What follows belongs to an exercise in optimizing a design on an open flow for small area and a short achievable clock period; a production flow would make more cautious choices. At most, simulation tests tie the RTL to the original design; equivalence was not proved. Not every run is shown, and edits may drop behaviour that the tests do not exercise. The RTL of run 2 was laid out without a check of its function.

==> design/flow/design.v <==
module fp_addsub_core (a, b, op, z);
parameter sig_width = 17;
parameter exp_width = 6;
localparam W    = sig_width + exp_width + 1;
localparam EMAX = (1 << exp_width) - 1;
localparam SW1  = sig_width + 1;           
localparam XW   = SW1 + 3;                 
input  [W-1:0] a, b;
input          op;
output [W-1:0] z;
reg    [W-1:0] z;
wire                 sa = a[W-1];
wire                 sb = b[W-1] ^ op;
wire [exp_width-1:0] ea = a[W-2:sig_width];
wire [exp_width-1:0] eb = b[W-2:sig_width];
wire [sig_width-1:0] fa = a[sig_width-1:0];
wire [sig_width-1:0] fb = b[sig_width-1:0];
wire a_nan = (ea == EMAX) && (fa != 0);
wire b_nan = (eb == EMAX) && (fb != 0);
wire a_inf = (ea == EMAX) && (fa == 0);
wire b_inf = (eb == EMAX) && (fb == 0);
wire swap = {eb, fb} > {ea, fa};
wire                 sx = swap ? sb : sa;
wire                 sy = swap ? sa : sb;
wire [exp_width-1:0] ex = swap ? eb : ea;
wire [exp_width-1:0] ey = swap ? ea : eb;
wire [sig_width-1:0] fx = swap ? fb : fa;
wire [sig_width-1:0] fy = swap ? fa : fb;
wire [exp_width-1:0] ex1 = (ex == 0) ? 1 : ex;
wire [exp_width-1:0] ey1 = (ey == 0) ? 1 : ey;
wire [SW1-1:0] mx = {(ex != 0), fx};
wire [SW1-1:0] my = {(ey != 0), fy};
wire [exp_width-1:0] d = ex1 - ey1;
wire sub = sx ^ sy;
wire [2*XW-1:0] yshift = {my, 3'b000, {XW{1'b0}}} >> d;
wire [XW-1:0]   ax = {mx, 3'b000};
wire [XW-1:0]   ay = {yshift[2*XW-1:XW+1], yshift[XW] | (|yshift[XW-1:0])};
wire [XW:0]     sum = sub ? ({1'b0, ax} - {1'b0, ay}) : ({1'b0, ax} + {1'b0, ay});
reg  [XW:0] t;
reg  [4:0]  lz;
always @(*) begin
   t  = sum;
   lz = 5'd0;
   if (t[XW:XW-15] == 0) begin t = t << 16; lz = lz + 5'd16; end
   if (t[XW:XW-7]  == 0) begin t = t << 8;  lz = lz + 5'd8;  end
   if (t[XW:XW-3]  == 0) begin t = t << 4;  lz = lz + 5'd4;  end
   if (t[XW:XW-1]  == 0) begin t = t << 2;  lz = lz + 5'd2;  end
   if (t[XW]       == 0) begin t = t << 1;  lz = lz + 5'd1;  end
end
reg  [XW:0]          norm;
reg  [exp_width:0]   er;
always @(*) begin
   if (lz == 0) begin
      norm = {1'b0, sum[XW:2], sum[1] | sum[0]};
      er   = {1'b0, ex1} + 1'b1;
   end
   else if ({1'b0, lz} - 6'd1 < {1'b0, ex1}) begin
      norm = sum << (lz - 5'd1);
      er   = {1'b0, ex1} - ({2'b00, lz} - 7'd1);
   end
   else begin
      norm = sum << (ex1 - 1'b1);
      er   = 0;
   end
end
wire [SW1-1:0] sig = norm[XW-1:3];
wire           g   = norm[2];
wire           s   = norm[1] | norm[0];
wire           rup = g & (s | sig[0]);
wire [W-2:0]   mag = {er[exp_width-1:0], sig[sig_width-1:0]} + {{(W-2){1'b0}}, rup};
always @(*) begin
   if (a_nan || b_nan || (a_inf && b_inf && (sa != sb)))
      z = {1'b0, {exp_width{1'b1}}, {(sig_width-1){1'b0}}, 1'b1};
   else if (a_inf)
      z = {sa, {exp_width{1'b1}}, {sig_width{1'b0}}};
   else if (b_inf)
      z = {sb, {exp_width{1'b1}}, {sig_width{1'b0}}};
   else if (sum == 0)
      z = {sa & sb, {(W-1){1'b0}}};
   else if (er[exp_width] || er[exp_width-1:0] == EMAX || mag[W-2:sig_width] == EMAX)
      z = {sx, {exp_width{1'b1}}, {sig_width{1'b0}}};
   else
      z = {sx, mag};
end
endmodule
module fp_mult_core (a, b, z);
parameter sig_width = 17;
parameter exp_width = 6;
localparam W    = sig_width + exp_width + 1;
localparam EMAX = (1 << exp_width) - 1;
localparam BIAS = (1 << (exp_width - 1)) - 1;
localparam SW1  = sig_width + 1;           
localparam PW   = 2 * SW1;                 
localparam RW   = PW + 26;                 
input  [W-1:0] a, b;
output [W-1:0] z;
reg    [W-1:0] z;
wire                 sa = a[W-1];
wire                 sb = b[W-1];
wire [exp_width-1:0] ea = a[W-2:sig_width];
wire [exp_width-1:0] eb = b[W-2:sig_width];
wire [sig_width-1:0] fa = a[sig_width-1:0];
wire [sig_width-1:0] fb = b[sig_width-1:0];
wire                 sz = sa ^ sb;
wire a_nan  = (ea == EMAX) && (fa != 0);
wire b_nan  = (eb == EMAX) && (fb != 0);
wire a_inf  = (ea == EMAX) && (fa == 0);
wire b_inf  = (eb == EMAX) && (fb == 0);
wire a_zero = (ea == 0) && (fa == 0);
wire b_zero = (eb == 0) && (fb == 0);
wire [exp_width-1:0] ea1 = (ea == 0) ? 1 : ea;
wire [exp_width-1:0] eb1 = (eb == 0) ? 1 : eb;
wire [SW1-1:0] ma = {(ea != 0), fa};
wire [SW1-1:0] mb = {(eb != 0), fb};
wire [PW-1:0] p = ma * mb;
reg  [PW-1:0] n;
reg  [5:0]    lz;
always @(*) begin
   n  = p;
   lz = 6'd0;
   if (n[PW-1:PW-32] == 0) begin n = n << 32; lz = lz + 6'd32; end
   if (n[PW-1:PW-16] == 0) begin n = n << 16; lz = lz + 6'd16; end
   if (n[PW-1:PW-8]  == 0) begin n = n << 8;  lz = lz + 6'd8;  end
   if (n[PW-1:PW-4]  == 0) begin n = n << 4;  lz = lz + 6'd4;  end
   if (n[PW-1:PW-2]  == 0) begin n = n << 2;  lz = lz + 6'd2;  end
   if (n[PW-1]       == 0) begin n = n << 1;  lz = lz + 6'd1;  end
end
wire signed [8:0] er = $signed({3'b000, ea1}) + $signed({3'b000, eb1})
                       - BIAS + 1 - $signed({3'b000, lz});
wire [8:0]    rs_full = 9'd1 - er;
wire          rs_big  = (er < -60);
wire [5:0]    rs      = rs_full[5:0];
wire [RW-1:0] wide    = {n, 26'd0};
wire [RW-1:0] shr     = rs_big ? {RW{1'b0}} : (wide >> rs);
wire [RW-1:0] lostm   = rs_big ? {RW{1'b1}} : ~({RW{1'b1}} << rs);
wire          lost    = |(wide & lostm);
wire          norm_ok = (er >= 1);
wire [SW1-1:0] sig = norm_ok ? n[PW-1:PW-SW1] : shr[RW-1:RW-SW1];
wire           g   = norm_ok ? n[PW-SW1-1]    : shr[RW-SW1-1];
wire           s   = norm_ok ? (|n[PW-SW1-2:0]) : ((|shr[RW-SW1-2:0]) | lost);
wire           rup = g & (s | sig[0]);
wire [exp_width-1:0] ef = norm_ok ? er[exp_width-1:0] : {exp_width{1'b0}};
wire [W-2:0]   mag = {ef, sig[sig_width-1:0]} + {{(W-2){1'b0}}, rup};
always @(*) begin
   if (a_nan || b_nan || (a_inf && b_zero) || (b_inf && a_zero))
      z = {1'b0, {exp_width{1'b1}}, {(sig_width-1){1'b0}}, 1'b1};
   else if (a_inf || b_inf)
      z = {sz, {exp_width{1'b1}}, {sig_width{1'b0}}};
   else if (a_zero || b_zero)
      z = {sz, {(W-1){1'b0}}};
   else if ((er >= EMAX) || (mag[W-2:sig_width] == EMAX))
      z = {sz, {exp_width{1'b1}}, {sig_width{1'b0}}};
   else
      z = {sz, mag};
end
endmodule
module fp_addsub_24(in1,in2,mode,opt);
parameter sig_width = 17;
parameter exp_width = 6;
parameter ieee_compliance = 1;
input [sig_width+exp_width : 0] in1;
input [sig_width+exp_width: 0] in2;
output [sig_width+exp_width :0]opt;
input mode;
    fp_addsub_core #(sig_width, exp_width)
	  U1 ( .a(in1), .b(in2), .op(mode), .z(opt));
endmodule
module DW_fp_mult_inst( inst_a, inst_b,z_inst);
parameter sig_width = 17;
parameter exp_width = 6;
parameter ieee_compliance = 1;
input [sig_width+exp_width : 0] inst_a;
input [sig_width+exp_width: 0] inst_b;
output [sig_width+exp_width: 0] z_inst;
    fp_mult_core #(sig_width, exp_width)
	  U1 ( .a(inst_a), .b(inst_b), .z(z_inst) );
endmodule
module mlt_cplx(in1,in2,op,clock);
parameter width=48; 
parameter msb =(width)/2;
parameter lsb =(width-2)/2;
input [width-1 :0] in1,in2;
input clock;
output reg [(width-1) :0] op;
wire [(width-2)/2 :0] m_r_t,m_i_t;
wire [(width-2)/2 :0] in1_r,in1_i,in2_r,in2_i;
wire [(width-2)/2 :0] m_rr,m_ii,m_ri,m_ir;
assign in1_r=in1[width-1:msb];
assign in1_i=in1[lsb:0];
assign in2_r=in2[width-1:msb];
assign in2_i=in2[lsb:0];
DW_fp_mult_inst m1(in1_r,in2_r,m_rr);
DW_fp_mult_inst m2(in1_i,in2_i,m_ii);
DW_fp_mult_inst m3(in1_r,in2_i,m_ri);
DW_fp_mult_inst m4(in1_i,in2_r,m_ir);
fp_addsub_24 m5(m_rr,m_ii,1'b1,m_r_t);
fp_addsub_24 m6(m_ri,m_ir,1'b0,m_i_t); 
always@(posedge clock)
	op <= {m_r_t,m_i_t};
endmodule
==> design/flow/run.sh <==
#!/bin/bash
# synth_recipe.tcl (not shown) runs the flow's synth.tcl, then flattens the netlist and writes it again
# the make line also repeats each setting of config.mk as NAME=value (left out here)
make -C /OpenROAD-flow-scripts/flow DESIGN_CONFIG=/design/flow/config.mk WORK_HOME=/design/flow/orfs CLKGATE_MAP_FILE= SYNTH_SCRIPT=/design/flow/synth_recipe.tcl finish
==> design/flow/config.mk <==
export PLATFORM = sky130hd
export DESIGN_NAME = mlt_cplx
export DESIGN_NICKNAME = mlt_cplx
export VERILOG_FILES = /design/flow/design.v
export SDC_FILE = /design/flow/constraint.sdc
export NUM_CORES = 8
export LEC_CHECK = 0
export CAP_MARGIN = 20
export CORE_MARGIN = 2
export CORE_UTILIZATION = 40
export SLEW_MARGIN = 20
==> design/flow/constraint.sdc <==
create_clock -name core_clock -period 35.0 [get_ports {clock}]
set_input_delay 7.0000 -clock core_clock [delete_from_list [all_inputs] [get_ports {clock}]]
set_output_delay 7.0000 -clock core_clock [all_outputs]
set_load 0.01 [all_outputs]
### Top view of the die, run 1

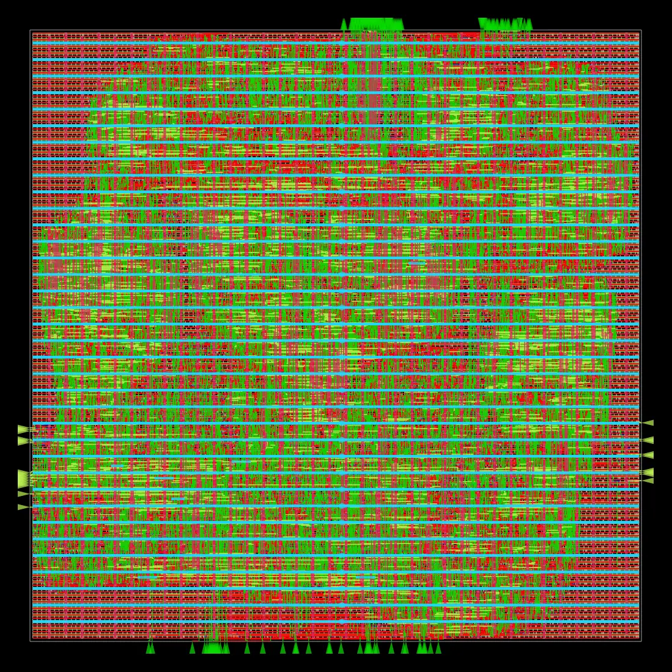
Final Util: 50.0%
Boundary Pins: 145

### Wire density map, run 1

The bar under the picture is 200 um long. The die is cut into 25 by 25 equal tiles; white is low, dark blue is high, scaled to the fullest tile. Values are wire area over tile area, all layers added.
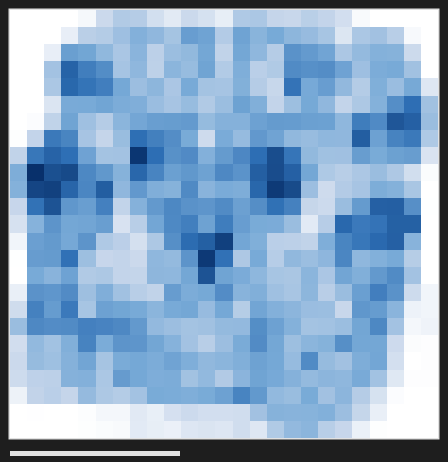
- fullest tile: 0.69
- mean over tiles: 0.28
- tiles over half the peak: 35%

### Pin placement, run 1

Pins as bars across the die edge, other pins in gray.
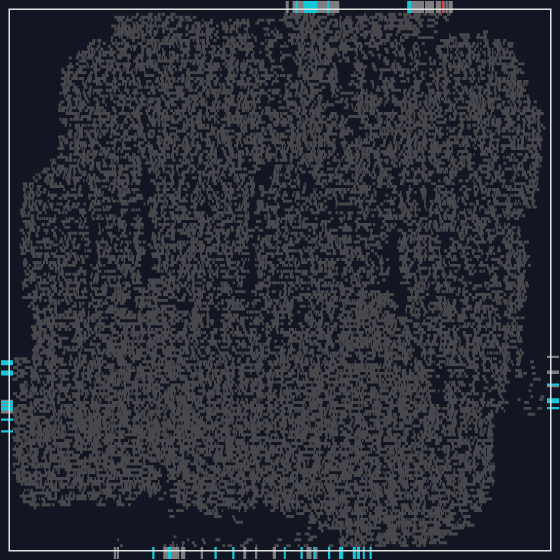
- clock: red (pins 1; direction input; edge top)
- in2: cyan (pins 48; direction input; edge 17 bottom, 14 top, 12 left, 5 right)
die span in x: 503 um
PortBufs: 144
Die Y: 503 um

### Clock wires, drivers and flops, run 1

The bar under the picture is 200 um long.
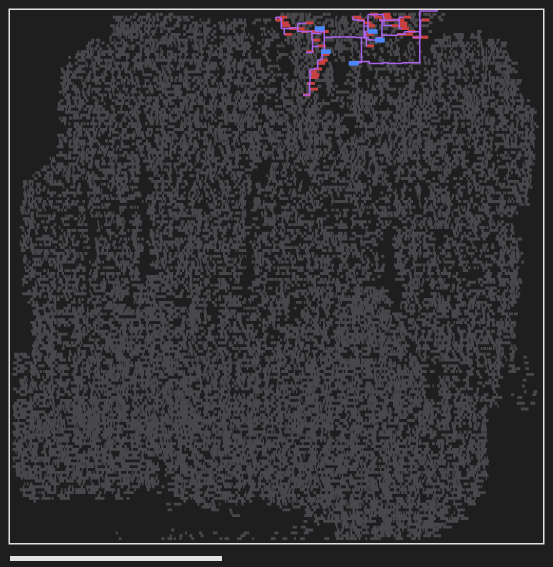
- flip-flops: red (count 48)
- cells driving clock nets: blue (count 5)
- clock wires: purple (length 689 um)
- routed clock nets: 6

==> results.txt, run 1 <==
outcome=finished clean; Critical-path top delay cell=fa_1; xor/xnor share of the synthesized area=2.76%; top cells by instance count after synthesis=inv_1 (1549), and2_1 (1345), nand2_1 (1039); Die Area=about 250000 sq um; fraction of area in multi-input gates=74.1%; synth-to-layout area growth=24.5%; clock-pin slew on the worst setup and hold paths=70 ps; share of layout cells above drive strength 1=23.8%; max cap viols=0; number of nets in the layout=around 17k; Core Rows=approximately 180; Bufs and invs on worst path=23; Multi-In Gates=10.9k; tap cells=3330; vias per std cell=6.00; synthesized cell area=99600 sq um; synthesized area per cell=~7.4 sq um; max reg flops=48; Cell Count Post-Placement=around 18k; Final setup viols=0; dpl cell area=~120000 sq um; final hold slack=between 7000 and 8000 ps; Hold EP=op[23]$_SDFF_PP0_; Post-CTS Setup Inserts=3; first-pass GRT wire length=650 mm; worst min-delay path category=in2reg; met2 WL=about 190 mm; count leader, synth=inv_1; top sig layer=met5; hold wc startpoint=in1[47]; TritonCTS clock tree=yes; area leader, netlist=fa_1; Final Critical Period=34030 ps; Antenna diodes=15; Synth top area share=20.9%; Clock Root Buffer=clkbuf_16; simple-gate share of the synthesized area=26.2%; # hold bufs at CTS=0; post-synthesis sequential area ratio=0.964%; Vias=111k; final std cell area, no fill=124000 sq um; Synth Area in Adders=29.9%; Routed WL per cell=23.3 um; CP max stage delay=550 ps; met3 routed WL=between 30 and 40 mm; register area=961 sq um; met2 Track Usage GR=52.4%; clock buffer depth=2; post-synthesis mux area share=4.98%; Crit. Startpoint=in1[21]; GR met3 Demand/Resource=3.77%; Placement Setup Slack=-1220 ps; Worst-Margin Slew=1190 ps; Inverters=1570; number of cells on the critical path=145; grt ovf=0; endpoint class of the critical path=register; Seq cells=48; Required @ worst endpoint=35180 ps; initial core utilization=40.1%; Clock buf/inv share=0.132%; Total Routing Usage GR=32.3%; initial antenna violation count=30; final hold violation count=0; met1 Use GR=44.3%; Syn Inst Count=about 13k; ys flop type=dfxtp_1; sequential share of cell area=0.775%; largest registers=op (48); distinct cell type count after synthesis=approximately 180; Setup crit end=op[35]$_SDFF_PP0_; commonest non-fill, non-tap cell in the layout=buf_4; core box area=248000 sq um; total wire length=430 mm; Synthesized Nets=between 15k and 20k; Crit path max-delay family=simple AND/OR/NAND/NOR gates; Signal buffers=2573; Filler Cell Count=25.0k; DRT iter0 DRCs=11.5k; fin crit share=97.2%; CTS Buf Count=5; Post-synth EDFFs=0; multi-input logic area=91900 sq um; Layout Cells excl Fill=roughly 18k; top cell category=multi-input gates; Synth Register Bits=48; clock buf count=6; post-CTS sizing=54; Final Slew Violations=0; Worst slew margin=20.0%; ys async rst share=0%; CP startpoint kind=primary input; HPWL Detailed=346 mm; worst-path fanout max=24; M1 wire length=184 mm; Top Usage Layer GRT=met2; vias in the first global route=~110k; Detail Route Antenna Nets=0; clock net sink count=48; Synth Area in Compound Gates=24.7%; pin count of the biggest net entering global routing=75; largest cells by area after synthesis=fa_1 (21%), ha_1 (9.0%), and2_1 (8.4%); Hold Path Depth=4; arrival time at the worst endpoint=between 30000 and 40000 ps; Non-clock buffering overhead=16.9%; H-tree Lvls=2; combinational family with the most area after synthesis=adder cells; RSZ-0062 raised after global routing=true; fin worst setup slack=972 ps; Reg with most FFs=op; Synth warnings=3; total iterations of the first detailed-routing run=9; DRC violations left=0; GPL Wtd Cong=1.05; crit path kind=in2reg; fmax=29.4 MHz; most frequent cells in the layout=buf_4 (2291), inv_1 (1531), and2_1 (1333); CP most frequent cell=nor2_1; Fin Setup TNS=0 ps
### I/O nets highlighted, run 1

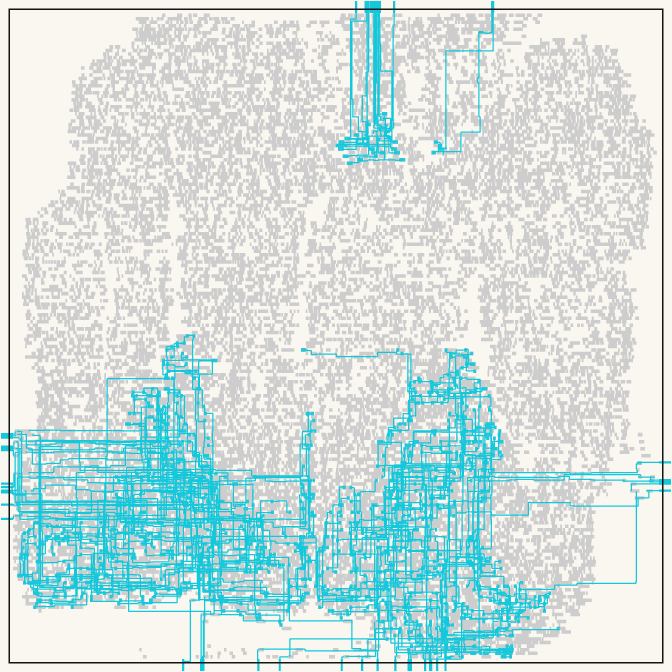

--- run 2: outline of the changes from run 1 ---
design/flow/design.v: 200 -> 2075 lines; modules unchanged: 0
  fp_add: new, 69 lines
  fp_unpack: new, 22 lines
  fp_mult_core: edited, 71 -> 37 lines
  mul_sig: new, 1920 lines
  mlt_cplx: edited, 23 -> 27 lines
  removed: fp_addsub_core, fp_addsub_24, DW_fp_mult_inst
==> module fp_add as of run 2 <==
module fp_add(a, b, z);
parameter SUB = 0;
input  [23:0] a, b;
output reg [23:0] z;
wire        sa = a[23];
wire        sb = b[23] ^ SUB;
wire [5:0]  ea = a[22:17], eb = b[22:17];
wire [16:0] fa = a[16:0],  fb = b[16:0];
wire ha = |ea, hb = |eb;
wire a_max = &ea, b_max = &eb;
wire a_f0 = ~|fa, b_f0 = ~|fb;
wire a_nan = a_max & ~a_f0, b_nan = b_max & ~b_f0;
wire a_inf = a_max & a_f0,  b_inf = b_max & b_f0;
wire        swap = {eb, fb} > {ea, fa};
wire        sx  = swap ? sb : sa;
wire [5:0]  ex  = swap ? eb : ea;
wire [5:0]  ey  = swap ? ea : eb;
wire [17:0] mx  = swap ? {hb, fb} : {ha, fa};
wire [17:0] my  = swap ? {ha, fa} : {hb, fb};
wire [5:0]  ex1 = {ex[5:1], ex[0] | ~|ex};
wire [5:0]  ey1 = {ey[5:1], ey[0] | ~|ey};
wire [5:0]  d   = ex1 - ey1;
wire        eff_sub = sa ^ sb;
reg [20:0] v;
reg        st;
always @(*) begin
   v  = {my, 3'b000};
   st = 1'b0;
   if (d[5]) begin st = |v;          v = 21'd0;              end
   if (d[4]) begin st = st | |v[15:0]; v = {16'd0, v[20:16]}; end
   if (d[3]) begin st = st | |v[7:0];  v = {8'd0, v[20:8]};   end
   if (d[2]) begin st = st | |v[3:0];  v = {4'd0, v[20:4]};   end
   if (d[1]) begin st = st | |v[1:0];  v = {2'd0, v[20:2]};   end
   if (d[0]) begin st = st | v[0];     v = {1'd0, v[20:1]};   end
end
wire [20:0] ay  = {v[20:1], v[0] | st};
wire [20:0] ax  = {mx, 3'b000};
wire [21:0] sum = eff_sub ? ({1'b0, ax} - {1'b0, ay}) : ({1'b0, ax} + {1'b0, ay});
reg [4:0] lz;
integer k;
always @(*) begin
   lz = 5'd31;
   for (k = 0; k < 22; k = k + 1)
      if (sum[k]) lz = 21 - k;
end
wire        lim = ({1'b0, lz} > {1'b0, ex1}) ;
wire [5:0]  sh  = lim ? ex1 : {1'b0, lz};
wire [21:0] nrm = sum << sh;
wire [6:0]  en  = {1'b0, ex1} + 7'd1 - {1'b0, sh};
wire [5:0]  ee  = nrm[21] ? en[5:0] : 6'd0;
wire        g   = nrm[3];
wire        s   = |nrm[2:0];
wire        rup = g & (s | nrm[4]);
wire [22:0] mag = {ee, nrm[20:4]} + {22'd0, rup};
always @(*) begin
   if (a_nan || b_nan || (a_inf && b_inf && eff_sub))
      z = 24'h7e0001;
   else if (a_inf)
      z = {sa, 6'h3f, 17'd0};
   else if (b_inf)
      z = {sb, 6'h3f, 17'd0};
   else if (sum == 22'd0)
      z = {sa & sb, 23'd0};
   else if (en[6] || (en[5:0] == 6'h3f && nrm[21]) || mag[22:17] == 6'h3f)
      z = {sx, 6'h3f, 17'd0};
   else
      z = {sx, mag};
end
endmodule
==> module fp_mult_core as of run 2 <==
module fp_mult_core(sa, ea, ma, ca, sb, eb, mb, cb, z);
input        sa, sb;
input signed [7:0] ea, eb;
input [17:0] ma, mb;
input [2:0]  ca, cb;
output reg [23:0] z;
wire sz = sa ^ sb;
wire [35:0] p;
mul_sig u_mul (.a(ma[16:0]), .b(mb[16:0]), .p(p));
wire hi = p[35];
wire signed [8:0] er = ea + eb - 9'sd31 + $signed({8'd0, hi});
wire [18:0] sig19 = hi ? p[35:17] : p[34:16];
wire        st0   = hi ? (|p[16:0]) : (|p[15:0]);
wire        norm  = (er > 0);
wire        big   = (er < -9'sd18);
wire [4:0]  sh    = norm ? 5'd0 : big ? 5'd19 : (5'd1 - er[4:0]);
wire [18:0] sigs  = sig19 >> sh;
wire        lost  = |(sig19 & ~({19{1'b1}} << sh));
wire [17:0] fr  = sigs[18:1];
wire        g   = sigs[0];
wire        st  = st0 | lost;
wire        rup = g & (st | fr[0]);
wire [5:0]  ef  = norm ? er[5:0] : 6'd0;
wire [22:0] mag = {ef, fr[16:0]} + {22'd0, rup};
always @(*) begin
   if (ca[2] || cb[2] || (ca[1] && cb[0]) || (cb[1] && ca[0]))
      z = 24'h7e0001;
   else if (ca[1] || cb[1])
      z = {sz, 6'h3f, 17'd0};
   else if (ca[0] || cb[0])
      z = {sz, 23'd0};
   else if ((er >= 9'sd63) || (mag[22:17] == 6'h3f))
      z = {sz, 6'h3f, 17'd0};
   else
      z = {sz, mag};
end
endmodule
==> module mlt_cplx as of run 2 <==
module mlt_cplx(in1, in2, op, clock);
input  [47:0] in1, in2;
input         clock;
output [47:0] op;
wire        s_ar, s_ai, s_br, s_bi;
wire signed [7:0] e_ar, e_ai, e_br, e_bi;
wire [17:0] m_ar, m_ai, m_br, m_bi;
wire [2:0]  c_ar, c_ai, c_br, c_bi;
fp_unpack u_ar (.x(in1[47:24]), .s(s_ar), .e(e_ar), .m(m_ar), .c(c_ar));
fp_unpack u_ai (.x(in1[23:0]),  .s(s_ai), .e(e_ai), .m(m_ai), .c(c_ai));
fp_unpack u_br (.x(in2[47:24]), .s(s_br), .e(e_br), .m(m_br), .c(c_br));
fp_unpack u_bi (.x(in2[23:0]),  .s(s_bi), .e(e_bi), .m(m_bi), .c(c_bi));
wire [23:0] rr, ii, ri, ir;
fp_mult_core m1 (s_ar, e_ar, m_ar, c_ar, s_br, e_br, m_br, c_br, rr);
fp_mult_core m2 (s_ai, e_ai, m_ai, c_ai, s_bi, e_bi, m_bi, c_bi, ii);
fp_mult_core m3 (s_ar, e_ar, m_ar, c_ar, s_bi, e_bi, m_bi, c_bi, ri);
fp_mult_core m4 (s_ai, e_ai, m_ai, c_ai, s_br, e_br, m_br, c_br, ir);
reg [23:0] p_rr, p_ii, p_ri, p_ir;
always @(posedge clock) begin
   p_rr <= rr;
   p_ii <= ii;
   p_ri <= ri;
   p_ir <= ir;
end
fp_add #(1) a_re (.a(p_rr), .b(p_ii), .z(op[47:24]));
fp_add #(0) a_im (.a(p_ri), .b(p_ir), .z(op[23:0]));
endmodule
==> module fp_unpack as of run 2 <==
module fp_unpack(x, s, e, m, c);
input  [23:0] x;
output        s;
output signed [7:0] e;
output [17:0] m;
output [2:0]  c;
wire [5:0]  ex = x[22:17];
wire [16:0] fx = x[16:0];
wire        en = (ex != 6'd0);
wire [17:0] mx = {en, fx};
reg [4:0] lz;
integer k;
always @(*) begin
   lz = 5'd17;
   for (k = 0; k < 18; k = k + 1)
      if (mx[k]) lz = 17 - k;
end
assign s = x[23];
assign m = mx << lz;
assign e = $signed({2'b00, en ? ex : 6'd1}) - $signed({3'b000, lz});
assign c = {(ex == 6'd63) && (fx != 0), (ex == 6'd63) && (fx == 0), !en && (fx == 0)};
endmodule
### I/O nets highlighted, run 2

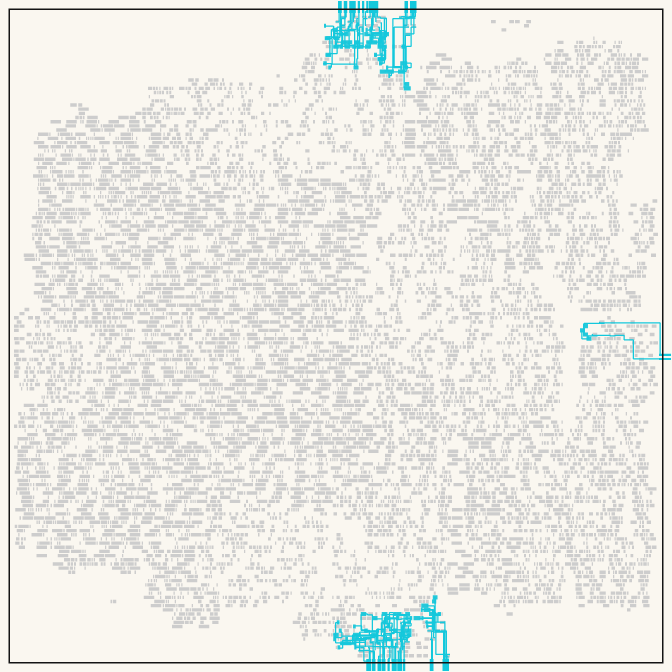
- in2: cyan (bits 48; direction input; edge 23 bottom, 23 top, 2 right; end cells 130; buffers 48; wire 2520 um)

==> run 2 against run 1 <==
Still clean. First-iteration DRC count fell by 43%. Area after synthesis decreased by 29%. Global-route usage down 2.3 points.
==> results.txt, run 2 <==
outcome=finished clean; Final Slew Violations=0 (unchanged); Antenna diodes=2 (-13); Core Rows=154 (-16%); Synthesized Nets=11.1k (-28%); Final Util=42.7% (-7.3 points); GPL Wtd Cong=1.02 (-2.3%); total iterations of the first detailed-routing run=6 (-3); count leader, synth=nor2_1; # hold bufs at CTS=0 (unchanged); Top Usage Layer GRT=met2; Die Y=425 um (-16%); total wire length=276 mm (-36%); Synth Area in Adders=37.6% (+7.7 points); Syn Inst Count=9456 (-29%); Filler Cell Count=18.2k (-27%); Multi-In Gates=7629 (-30%); initial core utilization=40.3% (+0.12 points); core box area=176000 sq um (-29%); final std cell area, no fill=75200 sq um (-39%); M1 wire length=113 mm (-39%); simple-gate share of the synthesized area=23.2% (-3.1 points); final hold slack=7450 ps (-282 ps); Clock buf/inv share=0.371% (+0.24 points); tap cells=2340 (-30%); Final setup viols=0 (unchanged); Required @ worst endpoint=28000 ps (-7180 ps); clock buffer depth=2 (unchanged); Critical-path top delay cell=a21o_1; max cap viols=0 (unchanged); PortBufs=144 (unchanged); clock buf count=10 (+4); met2 WL=127 mm (-34%); sequential share of cell area=2.55% (+1.8 points); Vias=70.3k (-37%); endpoint class of the critical path=primary output; Signal buffers=344 (-87%); met1 Use GR=40.0% (-4.4 points); final hold violation count=0 (unchanged); top sig layer=met5; synth-to-layout area growth=6.10%; vias per std cell=6.02 (+0.29%); Boundary Pins=145 (unchanged); met3 routed WL=22.9 mm (-34%); fraction of area in multi-input gates=83.0% (+8.9 points); CP max stage delay=760 ps (+210 ps); CP most frequent cell=a21oi_1; hold wc startpoint=in1[47]; Hold EP=p_ri[23]$_SDFF_PP0_; Post-synth EDFFs=0 (unchanged); largest cells by area after synthesis=fa_1 (30%), ha_1 (7.9%), nor2_1 (7.3%); Synth top area share=29.7% (+8.8 points); HPWL Detailed=218 mm (-37%); fin worst setup slack=8570 ps (+7600 ps); combinational family with the most area after synthesis=adder cells; crit path kind=reg2out; clock-pin slew on the worst setup and hold paths=70 ps (about the same); CP startpoint kind=register; fin crit share=75.5% (-22 points); ys flop type=dfxtp_1; Crit path max-delay family=compound AO/OA/AOI/OAI gates; synthesized area per cell=7.50 sq um (+0.84%); dpl cell area=74900 sq um (-37%); first-pass GRT wire length=424 mm (-35%); Die Area=181000 sq um (-29%); commonest non-fill, non-tap cell in the layout=nor2_1; ys async rst share=0% (unchanged); Layout Cells excl Fill=11.7k (-37%); distinct cell type count after synthesis=163 (-11%); number of cells on the critical path=69 (-52%); die span in x=425 um (-16%); Inverters=1255 (-20%); worst-path fanout max=25 (+4.2%); multi-input logic area=62400 sq um (-32%); top cell category=multi-input gates; Final Critical Period=26430 ps (-7600 ps); Bufs and invs on worst path=8 (-65%); GR met3 Demand/Resource=4.10% (+0.33 points); initial antenna violation count=3 (-90%); Seq cells=96 (+100%); share of layout cells above drive strength 1=5.65% (-18 points); Post-CTS Setup Inserts=0 (-3); Setup crit end=op[45]; Fin Setup TNS=0 ps (unchanged); register area=1920 sq um (+100%); area leader, netlist=fa_1; RSZ-0062 raised after global routing=false; post-synthesis sequential area ratio=2.71% (+1.7 points); vias in the first global route=69.8k (-36%); Cell Count Post-Placement=11.7k (-36%)
### Wire density map, run 2

The bar under the picture is 100 um long. The die is cut into 21 by 21 equal tiles; white is low, dark blue is high, scaled to the fullest tile. Values are wire area over tile area, all layers added.
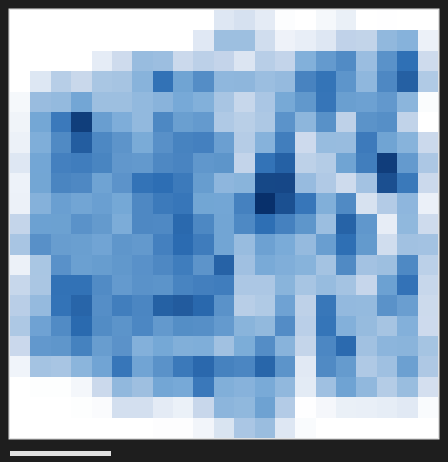
- fullest tile: 0.62
- nearly empty tiles: 12%
- mean over tiles: 0.26
Routed WL per cell: 23.6 um
Total Routing Usage GR: 30.0%

==> afterwards: timing with drivers on the ports <==
No port has a modelled driver above. Below, the same layouts with a new extraction and two added sets of constraints. Step 1, drivers: a clkbuf_16 drives clock and a buf_2 each remaining input, both assumed. Step 2 also shifts input and output timing later by t, the mid clock arrival at the registers, as if the neighbouring blocks saw the same clock. a / b / c = ideal ports / drivers / drivers and shift; a / b = the first two.
| run | shift t [ns] | setup WS [ns] | worst data-port slew with drivers (ns) |
|---|---|---|---|
| run 1 | 0.338 | 0.972 / 0.947 / 0.610 | 0.15 |
| run 2 | 0.447 | 8.574 / 8.507 / 8.736 | 0.07 |
After both steps every run listed still meets setup and hold. For run 1, which loses most, drivers alone change the setup slack by -0.025 ns; drivers and shift together by -0.362 ns.
